Source: an optimization exercise on an open RTL-to-GDS flow (aim: small area). Production flows keep margins and buffers that such runs may drop.
At most, simulation tests tie the RTL to the original design; equivalence was not proved.
Some runs may be left out. An edit can pass the tests and still lose a function that they never use.
Only the layout flow was run in run 2; the RTL was not checked for function there.

==> design/flow/design.v <==
`timescale 1ns / 1ps
module iteration_rot #(parameter N = 31,M=31) (
input signed [N:0] a,
input signed [N:0] b,
input  [3:0]shift,
input [M:0] inangle,
input [M:0] microangle,
input [M:0] dec_angle ,
input clk,
output  reg signed [N:0] ox,
output  reg signed [N:0] oy,
output reg [M:0] outangle
) ;
always @ (posedge clk)
 begin
  if (dec_angle < inangle)
   begin
    ox <= a + (b >>> shift);
    oy <= b - (a >>> shift);
    outangle <= dec_angle + microangle;
  end 
  else begin
    ox <= a - (b >>> shift);
    oy <= b + (a >>> shift);
    outangle <= dec_angle - microangle;
  end
end
endmodule
`timescale 1ns / 1ps
module iteration_vector #(parameter N = 31,M=31) (
input signed [N:0] a,
input signed [N:0] b,
input  [3:0]shift,
input [M:0] microangle,
input [M:0] dec_angle ,
input clk,
output  reg signed [N:0] ox,
output  reg signed [N:0] oy,
output reg [M:0] outangle
) ;
always @ (posedge clk)
 begin
  if ( b  >= 0  )
   begin
    ox <= a + (b >>> shift);
    oy <= b - (a >>> shift);
    outangle <= dec_angle + microangle;
  end 
  else begin
    ox <= a - (b >>> shift);
    oy <= b + (a >>> shift);
    outangle <= dec_angle - microangle;
  end
end
endmodule
`timescale 1ns / 1ps
module Rotation #(parameter N = 31,cos=26'b000000010_0110_1101_1101_0100,M=31) (
        input signed [N:0] x0,
        input signed [N:0] y0,
        input [M:0] inangle,
        input clk,
        input rst,
        output  signed  [N:0] xf,
        output  signed  [N:0] yf,
        output   [M:0]  output_angle
    );
    reg signed [N:0] xfr,yfr;
    wire  [3:0] shift;
    wire  [M:0] microangle;
    wire  signed [N:0] ox0,ox1,ox2,ox3,ox4,ox5,ox6,ox7,ox8,ox9,ox10,ox11,ox12,ox13,ox14,ox15 ;
    wire  signed [N:0] oy0,oy1,oy2,oy3,oy4,oy5,oy6,oy7,oy8,oy9,oy10,oy11,oy12,oy13,oy14,oy15 ;
    wire  [M:0] outangle0 ,outangle1 ,outangle2 ,outangle3 ,outangle4 ,outangle5 ,outangle6 ,outangle7, outangle8,outangle9,outangle10,outangle11;
    wire  [M:0] outangle12,outangle13,outangle14,outangle15 ;
    wire  [M:0] dec_angle;
    reg  [M:0] output_angle_it;
    reg signed  [N:0] xf1;
    reg signed  [N:0] yf1;
    reg [M:0]  output_angle1;
    iteration_rot Rot0( .a(x0) , .b(y0) , .shift(4'd0), .inangle(inangle), .dec_angle(32'h0), .microangle(32'h02D_00000), .clk(clk), .ox(ox0),.oy(oy0), .outangle(outangle0) );
    iteration_rot Rot1( .a(ox0), .b(oy0), .shift(4'd1), .inangle(inangle), .dec_angle(outangle0) , .microangle( 32'h01A_90A30 ), .clk(clk), .ox(ox1),.oy(oy1), .outangle(outangle1));
    iteration_rot Rot2( .a(ox1), .b(oy1), .shift(4'd2), .inangle(inangle), .dec_angle(outangle1) , .microangle( 32'h00E_09470 ), .clk(clk), .ox(ox2),.oy(oy2), .outangle(outangle2));
    iteration_rot Rot3( .a(ox2) ,.b(oy2), .shift(4'd3), .inangle(inangle), .dec_angle(outangle2) , .microangle( 32'h007_2000A ), .clk(clk), .ox(ox3),.oy(oy3), .outangle(outangle3));
    iteration_rot Rot4( .a(ox3), .b(oy3), .shift(4'd4), .inangle(inangle), .dec_angle(outangle3) , .microangle( 32'h003_938AA ), .clk(clk), .ox(ox4),.oy(oy4), .outangle(outangle4));
    iteration_rot Rot5( .a(ox4), .b(oy4), .shift(4'd5), .inangle(inangle), .dec_angle(outangle4) , .microangle( 32'h001_CA379 ), .clk(clk), .ox(ox5),.oy(oy5), .outangle(outangle5));
    iteration_rot Rot6( .a(ox5), .b(oy5), .shift(4'd6), .inangle(inangle), .dec_angle(outangle5) , .microangle( 32'h000_E52A1 ), .clk(clk), .ox(ox6),.oy(oy6), .outangle(outangle6));
    iteration_rot Rot7( .a(ox6), .b(oy6), .shift(4'd7), .inangle(inangle), .dec_angle(outangle6) , .microangle( 32'h000_7296D ), .clk(clk), .ox(ox7),.oy(oy7), .outangle(outangle7));
    iteration_rot Rot8 ( .a(ox7),  .b(oy7),   .shift(4'd8),  .inangle(inangle), .dec_angle(outangle7)  , .microangle( 32'h000_394BA ), .clk(clk), .ox(ox8), .oy(oy8),   .outangle(outangle8));
    iteration_rot Rot9 ( .a(ox8),  .b(oy8),   .shift(4'd9),  .inangle(inangle), .dec_angle(outangle8)  , .microangle( 32'h000_1CA5D ), .clk(clk), .ox(ox9), .oy(oy9),   .outangle(outangle9));
    iteration_rot Rot10( .a(ox9),  .b(oy9),   .shift(4'd10), .inangle(inangle), .dec_angle(outangle9)  , .microangle( 32'h000_0E52E ), .clk(clk), .ox(ox10), .oy(oy10), .outangle(outangle10));
   iteration_rot Rot11( .a(ox10), .b(oy10),  .shift(4'd11), .inangle(inangle), .dec_angle(outangle10) , .microangle(  32'h000_07297 ), .clk(clk), .ox(ox11), .oy(oy11), .outangle(outangle11));
   iteration_rot Rot12( .a(ox11), .b(oy11),  .shift(4'd12), .inangle(inangle), .dec_angle(outangle11) , .microangle(  32'h000_0394B ), .clk(clk), .ox(ox12), .oy(oy12), .outangle(outangle12));
    iteration_rot Rot13( .a(ox12), .b(oy12), .shift(4'd13), .inangle(inangle), .dec_angle(outangle12) , .microangle( 32'h000_01CA5 ), .clk(clk), .ox(ox13),.oy(oy13), .outangle(outangle13));
    iteration_rot Rot14( .a(ox13), .b(oy13), .shift(4'd14), .inangle(inangle), .dec_angle(outangle13) , .microangle( 32'h000_00E52 ), .clk(clk), .ox(ox14),.oy(oy14), .outangle(outangle14));
    iteration_rot Rot15( .a(ox14), .b(oy14), .shift(4'd15), .inangle(inangle), .dec_angle(outangle14) , .microangle( 32'h000_00729 ), .clk(clk), .ox(ox15),.oy(oy15), .outangle(outangle15));
always @(posedge clk ) begin
  if ((!rst) ||  ((x0==0)&&(y0==0)) )
     begin  
        xf1 <= 0;
        yf1 <= 0;
        output_angle1 <= 0;
    end 
    else if (inangle==0)
    begin
       xf1 <= x0;
       yf1 <= y0;
   end
    else 
    begin  
        xf1 <= (ox15 >>> 1) + (ox15 >>> 3) + (ox15 >>> 6) - (ox15 >>> 5) - (ox15 >>> 9);
        yf1 <= (oy15 >>>1) +  (oy15 >>>3) +  (oy15 >>>6) -  (oy15 >>> 5) - (oy15 >>>9);
        output_angle1 <= outangle15;
    end
end
assign xf = xf1;
assign yf = yf1;
assign output_angle = output_angle1;
endmodule
`timescale 1ns / 1ps
module vectoring #(parameter N = 31,cos=26'b000000010_0110_1101_1101_0100,M=31) (
        input signed [N:0] x0,
        input signed [N:0] y0,
        input clk,
        input rst,
        output   signed  [N:0] xf,
        output   signed  [N:0] yf,
        output   [M:0]  output_angle
    );
    wire  [3:0] shift;
    wire  [M:0] microangle;
    wire  signed [N:0] ox0,ox1,ox2,ox3,ox4,ox5,ox6,ox7,ox8,ox9,ox10,ox11,ox12,ox13,ox14,ox15 ;
    wire  signed [N:0] oy0,oy1,oy2,oy3,oy4,oy5,oy6,oy7,oy8,oy9,oy10,oy11,oy12,oy13,oy14,oy15 ;
    wire  [M:0] outangle0 ,outangle1 ,outangle2 ,outangle3 ,outangle4 ,outangle5 ,outangle6 ,outangle7, outangle8,outangle9,outangle10,outangle11;
    wire  [M:0] outangle12,outangle13,outangle14,outangle15 ;
    wire  [M:0] dec_angle;
    reg signed  [N:0] xf1;
    reg signed  [N:0] yf1;
    reg [M:0]  output_angle1;
     iteration_vector Vec0( .a(x0) , .b(y0) , .shift(4'd0),  .dec_angle(32'h0)     , .microangle(32'h02D_00000), .clk(clk), .ox(ox0),.oy(oy0), .outangle(outangle0) );
     iteration_vector Vec1( .a(ox0), .b(oy0), .shift(4'd1),  .dec_angle(outangle0) , .microangle(32'h01A_90A30), .clk(clk), .ox(ox1),.oy(oy1), .outangle(outangle1));
     iteration_vector Vec2( .a(ox1), .b(oy1), .shift(4'd2),  .dec_angle(outangle1) , .microangle(32'h00E_09470), .clk(clk), .ox(ox2),.oy(oy2), .outangle(outangle2));
     iteration_vector Vec3( .a(ox2) ,.b(oy2), .shift(4'd3),  .dec_angle(outangle2) ,.microangle( 32'h007_2000A ), .clk(clk), .ox(ox3),.oy(oy3), .outangle(outangle3));
     iteration_vector Vec4( .a(ox3), .b(oy3), .shift(4'd4),  .dec_angle(outangle3) , .microangle( 32'h003_938AA ),.clk(clk), .ox(ox4),.oy(oy4), .outangle(outangle4));
     iteration_vector Vec5( .a(ox4), .b(oy4), .shift(4'd5),  .dec_angle(outangle4) , .microangle( 32'h001_CA379 ),.clk(clk), .ox(ox5),.oy(oy5), .outangle(outangle5));
     iteration_vector Vec6( .a(ox5), .b(oy5), .shift(4'd6),  .dec_angle(outangle5) , .microangle( 32'h000_E52A1 ), .clk(clk), .ox(ox6),.oy(oy6), .outangle(outangle6));
     iteration_vector Vec7( .a(ox6), .b(oy6), .shift(4'd7), .dec_angle(outangle6) , .microangle( 32'h000_7296D ),.clk(clk), .ox(ox7),.oy(oy7), .outangle(outangle7));
     iteration_vector Vec8 ( .a(ox7),  .b(oy7),   .shift(4'd8),  .dec_angle(outangle7)  , .microangle( 32'h000_394BA ), .clk(clk), .ox(ox8), .oy(oy8),   .outangle(outangle8));
     iteration_vector Vec9 ( .a(ox8),  .b(oy8),   .shift(4'd9),  .dec_angle(outangle8)  , .microangle( 32'h000_1CA5D ), .clk(clk), .ox(ox9), .oy(oy9),   .outangle(outangle9));
     iteration_vector Vec10( .a(ox9),  .b(oy9),   .shift(4'd10), .dec_angle(outangle9)  , .microangle( 32'h000_0E52E ), .clk(clk), .ox(ox10), .oy(oy10), .outangle(outangle10));
     iteration_vector Vec11( .a(ox10), .b(oy10),  .shift(4'd11),  .dec_angle(outangle10) , .microangle(  32'h000_07297 ), .clk(clk), .ox(ox11), .oy(oy11), .outangle(outangle11));
     iteration_vector Vec12( .a(ox11), .b(oy11),  .shift(4'd12),  .dec_angle(outangle11) , .microangle(  32'h000_0394B ), .clk(clk), .ox(ox12), .oy(oy12), .outangle(outangle12));
     iteration_vector Vec13( .a(ox12), .b(oy12), .shift(4'd13),  .dec_angle(outangle12) , .microangle( 32'h000_01CA5 ), .clk(clk), .ox(ox13),.oy(oy13), .outangle(outangle13));
     iteration_vector Vec14( .a(ox13), .b(oy13), .shift(4'd14),  .dec_angle(outangle13) , .microangle( 32'h000_00E52 ), .clk(clk), .ox(ox14),.oy(oy14), .outangle(outangle14));
     iteration_vector Vec15( .a(ox14), .b(oy14), .shift(4'd15),  .dec_angle(outangle14) , .microangle( 32'h000_00729 ), .clk(clk), .ox(ox15),.oy(oy15), .outangle(outangle15));
always @(posedge clk) begin
    if ((!rst) ||  ((x0==0)&&(y0==0))   )
     begin  
        xf1 <= 0;
        yf1 <= 0;
        output_angle1 <= 0;
    end 
    else if (y0==0)  
     begin  
        xf1 <= x0;
        yf1 <= 0;
        output_angle1 <= 0;
    end 
    else 
    begin  
        xf1 <= (ox15 >>> 1) + (ox15 >>> 3) + (ox15 >>> 6) - (ox15 >>> 5) - (ox15 >>> 9);
        yf1 <= (oy15 >>> 1) + (oy15 >>>3) +  (oy15 >>>6) -  (oy15 >>> 5) - (oy15 >>>9);
        output_angle1 <= outangle15;
    end
end
   assign xf = xf1;
   assign yf = yf1;
  assign output_angle = output_angle1;
endmodule
`timescale 1ns / 1ps
module top_module #(parameter N = 31,M=31) (
        input signed [N:0] a,
        input signed [N:0] b,
        input signed [N:0] p,
        input signed [N:0] q,
        input clk,
        input rst,rst1,
        output   signed  [N:0] af,
        output   signed  [N:0] bf,
        output   signed  [N:0] pf,
        output   signed  [N:0] qf,
        output  [M:0]  output_angle_vec,
        output  [M:0]  output_angle_rot
    );
    vectoring DUT (  .x0(a),.y0(b), .clk(clk), .rst(rst) , .xf(af), .yf(bf),  .output_angle(output_angle_vec) );
    Rotation  UUT (  .x0(p),.y0(q), .clk(clk), .rst(rst1) , .xf(pf),.yf(qf), .output_angle(output_angle_rot),.inangle(output_angle_vec) );
endmodule
==> design/flow/run.sh <==
#!/bin/bash
# synth_recipe.tcl (not shown) runs the flow's synth.tcl, then flattens the netlist and writes it again
# the make line also repeats each setting of config.mk as NAME=value (left out here)
make -C /OpenROAD-flow-scripts/flow DESIGN_CONFIG=/design/flow/config.mk WORK_HOME=/design/flow/orfs CLKGATE_MAP_FILE= SYNTH_SCRIPT=/design/flow/synth_recipe.tcl finish
==> design/flow/config.mk <==
export PLATFORM = sky130hd
export DESIGN_NAME = top_module
export DESIGN_NICKNAME = top_module
export VERILOG_FILES = /design/flow/design.v
export SDC_FILE = /design/flow/constraint.sdc
export NUM_CORES = 4
export LEC_CHECK = 0
export CAP_MARGIN = 20
export CORE_MARGIN = 2
export CORE_UTILIZATION = 40
export PLACE_DENSITY = 0.6
export SLEW_MARGIN = 20
==> design/flow/constraint.sdc <==
create_clock -name core_clock -period 8.0 [get_ports {clk}]
set_input_delay 1.6000 -clock core_clock [delete_from_list [all_inputs] [get_ports {clk}]]
set_output_delay 1.6000 -clock core_clock [all_outputs]
set_load 0.01 [all_outputs]
**Run 1: clock distribution**

Drawn at 1 px/um.
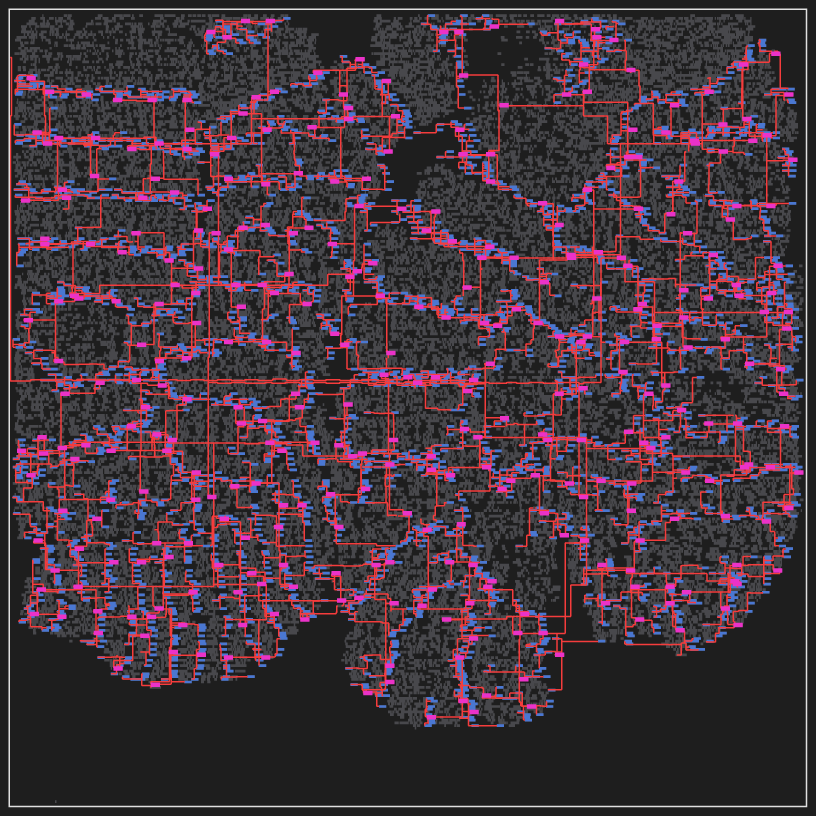
[clock wires] red | length: 45.5 mm
[clock drivers] magenta | count: 364
[flip-flops] blue | count: 3,116
routed clock nets: 365
clock skew: 51.93 ps

**Run 1: clock routing**

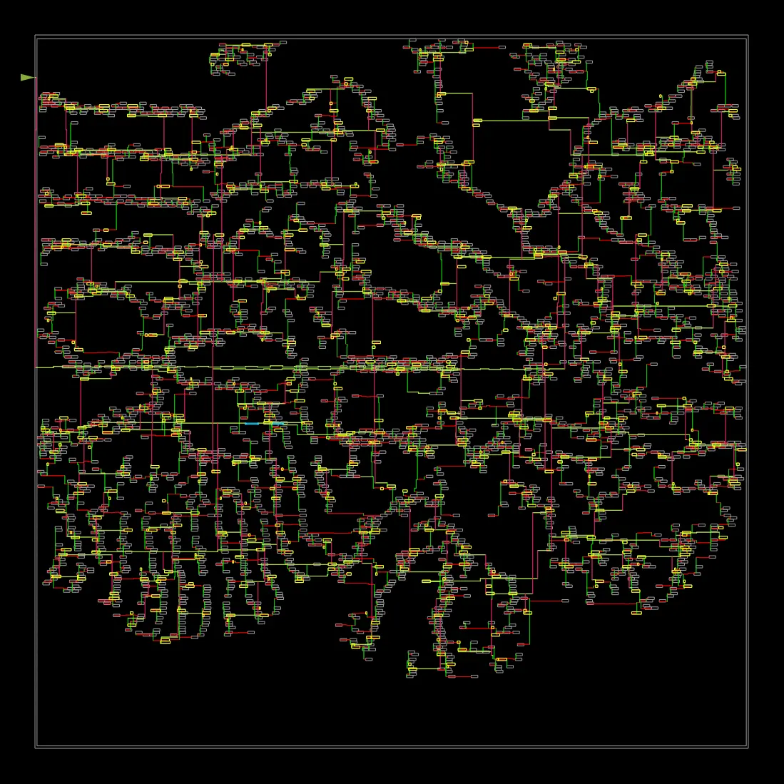
Num Clock Sinks: 3,116
Num CTS Buffers: 364
clock buffers: 470

==> metrics.md, run 1 <==
| Metric | Value |
|---|---|
| Slew @ Worst Pin | 1124 ps |
| Total Negative Setup Slacks | 0 ps |
| Commonest non-fill, non-tap cells in the layout | ha_1, dfxtp_1, a21oi_1, xnor2_1, nor2_1 |
| Cts repair resizes | 0 |
| Finish-stage setup viols | 0 |
| Vias per cell | 5.516 |
| Slowest-stage cell, CP | a2111oi_0 |
| Hold_buf cts | 0 |
| Yosys warnings | 4 |
| Vias in the first global route | roughly 210k |
| GRT Residual Overflow | 0 |
| # IOs | 323 |
| Latest clock arrival within the worst-skew pair | 1030 ps |
| Fmax | 139.8 MHz |
| Number of synthesized register bits | 3,116 |
| Post-Syn Area | 250,800 um^2 |
| Post-synth top flop | dfxtp_1 |
| Via count | roughly 210k |
| Die Y-Extent | 795.8 um |
| Worst Setup Start Kind | flip-flop |
| Core area | 624,100 um^2 |
| Root Buffer Master | clkbuf_16 |
| Post-synthesis sequential area ratio | 0.2488 |
| Number of setup buffers added after CTS | 0 |
| Post-Synthesis Cells | 29.45k |
| CTS tree | built |
| Critical Path Sink Type | flip-flop |
| Outcome | complete, no violations |
| Post-Route WL | 752.5 mm |
| Die X | 795.8 um |
| Initial antenna violation count | 19 |
| Area contributors post-synth | dfxtp_1, ha_1, xnor2_1, a21oi_1, xor2_1 |
| 1st-iter DRT viols | 14.80k |
| Final worst-path cycle share | 0.8939 |
| Rel. slew slack | 0.2407 |
| CP max stage delay | approximately 650 ps |
| DRC | 0 |
| Yosys top cell area share | 0.2488 |
| CP max FO | 12 |
| Most frequent CP cell | o21ai_0 |
| Synth cell types | 89 |
| Tmin final | slightly above 7000 ps |
| Ratio of cells with drive above 1 in the final layout | 0.03735 |
| Worst-path cell chain | inv_1 > buf_4 > ha_1 > a21o_1 > a21oi_1 > o21ai_0 > a31oi_1 > o21ai_0 > a21oi_1 > o21a_2 > clkinv_1 > nor2_1 > xor2_1 > ha_1 > or3_1 > o21ai_0 > o21ai_0 > a2111oi_0 > o31ai_1 > a31oi_1 > o221ai_1 > a21oi_1 > xnor2_1 |
| Placed cell count | between 30k and 40k |
| Die Area | 633,300 um^2 |
| Antenna Nets Post-Route | 0 |
| H-tree depth | 5 |
| Total GRT Usage | 0.2271 |
| RSZ-0062 raised after global routing | no |
| WL/cell | 19.49 um |
| Pin count of the biggest net entering global routing | 124 |
| Async SR Flop Fraction | 0 |
| Crit path kind | reg -> reg |
| Hold Path Class | reg -> reg |
| Placer congestion estimate | roughly 0.94 |
| Final std cells w/o fill | 38.62k |
| Final Hold Vio Count | 0 |
| Number of port buffers | 320 |
| CP arrival | 8040 ps |
| Mean Syn Cell Area | 8.514 um^2 |
| Number of synthesized flops with an enable pin | 0 |
| Area grow syn2layout | 10.62% |
| Initial DRT Pass Iterations | 8 |
| Commonest non-fill, non-tap cell in the layout | ha_1 |
| Nets | roughly 34k |
| First-pass GRT wire length | around 1200 mm |
| Post-DP HPWL | 614.7 mm |
| Slew Limit Fails | 0 |
| Worst-path clk slew | 60 ps |
| CP required | 8890 ps |
| Synth area leader | dfxtp_1 |
| Initial Util | 0.4018 |
| Row cnt | 290 |
| Max Root-Sink Buffers | 4 |
| Max-Cap Viols | 0 |
**Run 1: close-up of the layout**

Region (388, 388) to (408, 408) um. Cells in grey, sequential cells in the stronger grey; small squares are vias.
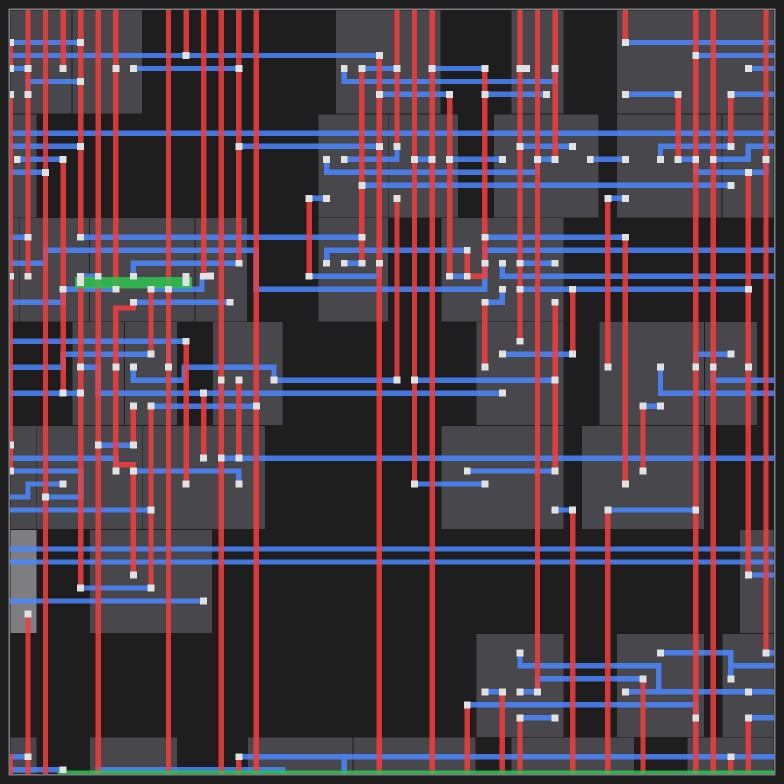
| layer | colour |
|---|---|
| metal 3 | green |
| metal 2 | red |
| metal 1 | blue |
most frequent: a21oi_1 (4)
cells with their middle in the window: 29
sequential cells in the window: 0

## run 1: kinds of logic after synthesis
family                     synth area share
AOI/OAI and AO/OA                    0.2233
and+or+nand+nor                      0.1385
xor gates and xnor gates             0.1382
adders and majority gates            0.2076
DFF                                  0.2488
buffers and inverters               0.03602
muxes                              0.007489
other                            0.00001495
## run 1: routing by layer
| metal | global-route usage | wire [um] |
|---|---|---|
| met1 | 0.2920 | 334000 |
| met2 | 0.3958 | 356600 |
| met3 | 0.02457 | 34700 |
| met4 | 0.07513 | 27120 |
| met5 | 0 | 66 |
## run 1: worst max-delay path: cells and delay by family, from the launching register on
kind	cells	cell delay, ps
compound gates	14	4100
flops	1	330
simple gates	2	610
xor+xnor	2	190
fa+ha+maj	2	470
buf+inv	3	1290
## run 1: final timing paths
| path | from | to | slack, ps | cells past startpoint |
|---|---|---|---|---|
| setup / recovery | DUT.output_angle1[6] | UUT.Rot11.oy[31] | 850 | 23 |
| hold / removal | DUT.Vec7.outangle[1] | DUT.Vec8.outangle[1] | 420 | 1 |
| setup reg to reg | DUT.output_angle1[6] | UUT.Rot11.oy[31] | 850 | 23 |
| hold reg to reg | DUT.Vec7.outangle[1] | DUT.Vec8.outangle[1] | 420 | 1 |
## run 1: area by class of cell
type                    instances  area, um^2
repair buffers                478        4414
multi-input cells           24040      179800
diodes                         16       40.04
clock inverters               209        2690
well taps                    8322       10410
fillers                     61710      346700
clock buffers                 470       10200
inverters                    1967        7388
flip-flops and latches       3116       62400
## run 1: per-stage QoR
step / hold slack [ps] / cell area [um^2] / setup WS [ps] / utilization
floorplan: 390.2 / 251200 / 1651 / -
global placement: 411.2 / 264400 / 1027 / 0.4237
detailed placement: 416.8 / 264500 / 1062 / 0.4237
CTS: 426.5 / 277300 / 1038 / 0.4444
global route: 456.7 / 277400 / 440.3 / 0.4444
finish: 423.9 / 277400 / 848.6 / 0.4445
## run 1: cells in the mapped netlist (428+ instances only)
| cell type | number |
|---|---|
| ha_1 | 3488 |
| dfxtp_1 | 3116 |
| a21oi_1 | 2631 |
| xnor2_1 | 2615 |
| nor2_1 | 2008 |
| inv_1 | 1955 |
| nand2_1 | 1735 |
| o21ai_0 | 1689 |
| a21o_1 | 1520 |
| xor2_1 | 1343 |
| nor3_1 | 511 |
| nand2b_1 | 485 |
| o31ai_1 | 428 |
**Run 1: pin map**

Drawn at 0.5 px/um. Pins as bars across the die edge, other pins in grey.
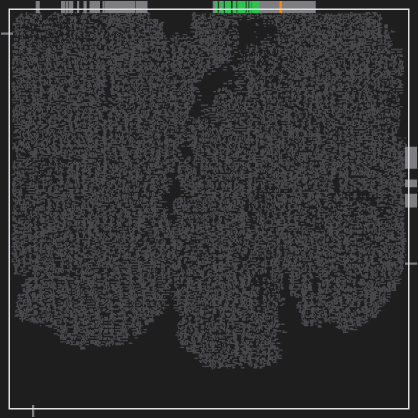

--- run 2: outline of the changes from run 1 ---
design/flow/design.v: 195 -> 11265 lines; modules unchanged: 0
  fadd: new, 4 lines
  top_module: edited, 17 -> 11259 lines
  removed: iteration_rot, iteration_vector, Rotation, vectoring
==> module fadd as of run 2 <==
module fadd (input a, input b, input c, output s, output co);
  assign s = a ^ b ^ c;
  assign co = (a & b) | (a & c) | (b & c);
endmodule
--- a/design/flow/config.mk
+++ b/design/flow/config.mk
@@ -9,4 +9,6 @@
 export CORE_MARGIN = 2
 export CORE_UTILIZATION = 40
+export CTS_BUF_LIST = sky130_fd_sc_hd__clkbuf_8
 export PLACE_DENSITY = 0.6
 export SLEW_MARGIN = 20
+export SYNTH_HIERARCHICAL = 1
**Run 2: pin map**

Pins as bars across the die edge, other pins in grey.
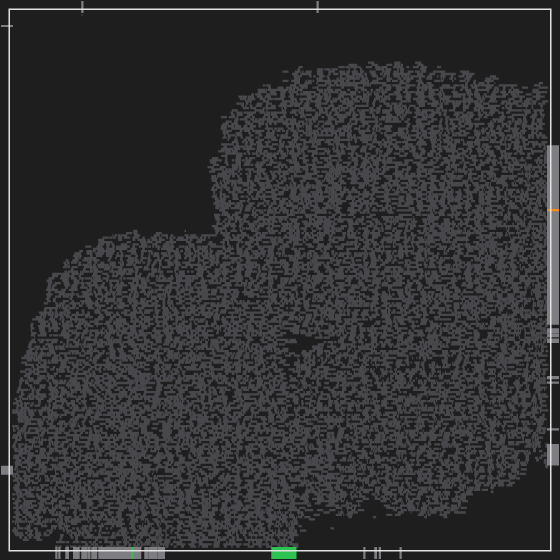
| port | colour | pins | direction | edge |
|---|---|---|---|---|
| bf | green | 32 | output | south |
| rst1 | orange | 1 | input | east |

**Run 2: clock distribution**

Drawn at 1 px/um.
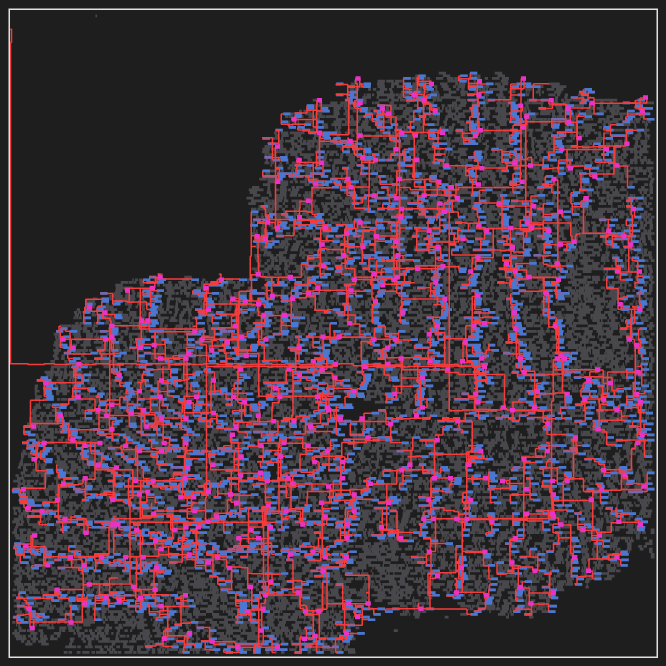
[flip-flops] blue | count: 2,737
[clock wires] red | length: 37.5 mm
[clock drivers] magenta | count: 448
routed clock nets: 449
flops lie: all over the die

==> metrics.md, run 2 <==
| Metric | Value |
|---|---|
| Outcome | complete, no violations |
| Slew Limit Fails | 0 (unchanged) |
| Worst-path cell chain | fa_1 > fa_1 > fa_1 > fa_1 > fa_1 > fa_2 > fa_1 > fa_1 > fa_1 > fa_1 > fa_1 > fa_1 > fa_1 > fa_1 > fa_2 > and4_4 > a41oi_4 > nor3b_2 > and2_1 > nand2_1 > xor2_1 > a211oi_2 |
| Row cnt | 235 (-19%) |
| Number of synthesized register bits | 2,737 (-12%) |
| Flop2flop setup slack | 260 ps (-590 ps) |
| Met2 Use GR | 0.2960 (-0.09980) |
| Main combinational cell family by area after synthesis | adder cells |
| Async SR Flop Fraction | 0 (unchanged) |
| CP required | 8980 ps (+90 ps) |
| Placed inst area | 176,600 um^2 (-33%) |
| Tmin final | 7738 ps (+586.6 ps) |
| # IOs | 323 (unchanged) |
| Latest clock arrival within the worst-skew pair | 1120 ps (+90 ps) |
| 1st-iter DRT viols | 3,951 (-73%) |
| Initial antenna violation count | 3 (-16) |
| Yosys warnings | 7 (+3) |
| Commonest non-fill, non-tap cell in the layout | dfxtp_1 |
| Max Root-Sink Buffers | 4 (unchanged) |
| Placer congestion estimate | 0.8588 (-8.7%) |
| Worst-path clk slew | 70 ps (about the same) |
| Pin count of the biggest net entering global routing | 92 (-26%) |
| Fmax | 129.2 MHz (-7.6%) |
| Initial DRT Pass Iterations | 5 (-3) |
| Final Cell Area | 186,800 um^2 (-33%) |
| Die Y-Extent | 646.5 um (-19%) |
| Hold Path Class | reg -> reg |
| Top cells by count, synth | dfxtp_1, fa_1, xnor2_1 |
| Top Usage Layer GRT | met2 |
| Antenna Nets Post-Route | 0 (unchanged) |
| Final worst-path cycle share | 0.9672 (+0.07332) |
| Yosys top cell area share | 0.3319 (+0.08310) |
| Count leader, synth | dfxtp_1 |
| Post-Synth Adder-Cell Area | 0.3838 (+0.1762) |
| Synth Area in XOR/XNOR | 0.1673 (+0.02901) |
| H-tree depth | 5 (unchanged) |
| Initial Util | 0.4022 (+0.0004370) |
| Die X | 646.5 um (-19%) |
| Post-synth top flop | dfxtp_1 |
| Number of port buffers | 320 (unchanged) |
| Vias in the first global route | 100.5k (-51%) |
| Final Hold Vio Count | 0 (unchanged) |
| Nets | 17.53k (-48%) |
| Critical Path Sink Type | flip-flop |
| Compound-cell area share of the yosys netlist | 0.02339 (-0.1999) |
| Ratio of cells with drive above 1 in the final layout | 0.08099 (+0.04364) |
| Crit path kind | reg -> reg |
| Num CTS Buffers | 448 (+23%) |
| Hold_buf cts | 0 (unchanged) |
| Total GRT Usage | 0.1755 (-0.05157) |
| Area grow syn2layout | 13.15% |
| Post-Route WL | 359.1 mm (-52%) |
| CP max FO | 3 (-9) |
| Worst Setup Start Kind | flip-flop |
| Most frequent CP cell | fa_1 |
| Mux contribution to synthesized area | 0.0009700 (-0.006519) |
| CP arrival | 8720 ps (+680 ps) |
| CTS tree | built |
| Area contributors post-synth | dfxtp_1, fa_1, xnor2_1, xor2_1, ha_1 |
| Post-Synthesis Cells | 13.14k (-55%) |
| Synth area leader | dfxtp_1 |
| Core area | 410,500 um^2 (-34%) |
==> run 2: critical path: cells and delay by family (launching register included) <==
| family | cells | cell delay (ps) |
|---|---|---|
| adder cells (fa/ha/maj) | 15 | 6160 |
| XOR/XNOR | 1 | 180 |
| flip-flops | 1 | 340 |
| AO/OA/AOI/OAI | 2 | 330 |
| AND/OR/NAND/NOR | 4 | 590 |
==> run 2: per-stage QoR <==
stage	cells	setup WS, ps	utilization	hold WS, ps
after floorplan	13150	70.56	-	309.6
after global placement	18900	35.61	0.4303	309.8
after detailed placement	18900	-86.34	0.4304	312.1
after CTS	19710	9.684	0.4548	196.9
after global routing	19710	0.8331	0.4551	224.0
final	19720	262.0	0.4551	223.6
==> run 2: area by class of cell <==
| type | count | area, um^2 |
|---|---|---|
| antenna | 5 | 12.51 |
| clock buffer | 552 | 7597 |
| clock inverter | 262 | 2426 |
| fill | 37630 | 223700 |
| inverter | 711 | 2670 |
| multi-input combinational | 9347 | 106500 |
| sequential | 2737 | 54820 |
| tap | 5451 | 6820 |
| timing repair buffer | 652 | 5967 |
==> run 2: cells by family (layout without fill, tap and decap cells) <==
group	count (synthesis)	count (layout)
AO/OA/AOI/OAI	569	569
XOR/XNOR	3128	3128
adder cells (fa/ha/maj)	3503	3503
buffers and inverters	1069	2177
flip-flops	2737	2737
multiplexers	16	16
other	2	22
AND/OR/NAND/NOR	2114	2114
==> run 2: per-module statistics from Yosys, one instance, submodules excluded <==
module	times used	flip-flops and latches	cell area [um^2]
fadd	2603	0	20.02
top_module	1	2737	113000
==> run 2: routing by layer <==
metal,routed length (um),part of all wire,up-vias
met4,9771,0.027,0
met5,0,0,-
met3,12860,0.036,547
li1,-,-,43760
met1,163800,0.46,45520
met2,172700,0.48,1311
==> run 2: worst paths after layout <==
check,start,end,cells past startpoint
max,vec_x15[3],af_r[30],22
min,vec_d13[12],vec_d14[12],0
max reg2reg,vec_x15[3],af_r[30],22
min reg2reg,vec_d13[12],vec_d14[12],0
==> run 2: timing repair <==
item / in CTS / in global routing
pin swaps: 1 / 8
endpoints found under the setup margin: 9 / 41
resized for setup: 2 / 28
buffers inserted: 0 / 0

==> afterwards: timing with drivers on the ports <==
The results above use ideal ports. As a check the final layouts listed here were re-extracted and re-timed, cells and wires unchanged. Step 1, drivers: a clkbuf_16 drives clk and a buf_2 each remaining input, both assumed. Step 2, shift: input delay + t, output delay - t, t = (earliest + latest rising clock arrival at the registers) / 2. This alone moves slack from input paths to output paths. Three values: ideal, step 1, step 2; two values: the first two.
run	t, ns	setup slack, ns	worst setup path after step 2
run 1	1.123	0.849 / 0.849 / 0.849	register to register
run 2	1.161	0.262 / 0.262 / 0.152	input to register
After both steps setup and hold are still met in every run listed. For run 2, which loses most, drivers alone change the setup slack by 0.000 ns; drivers and shift together by -0.110 ns.
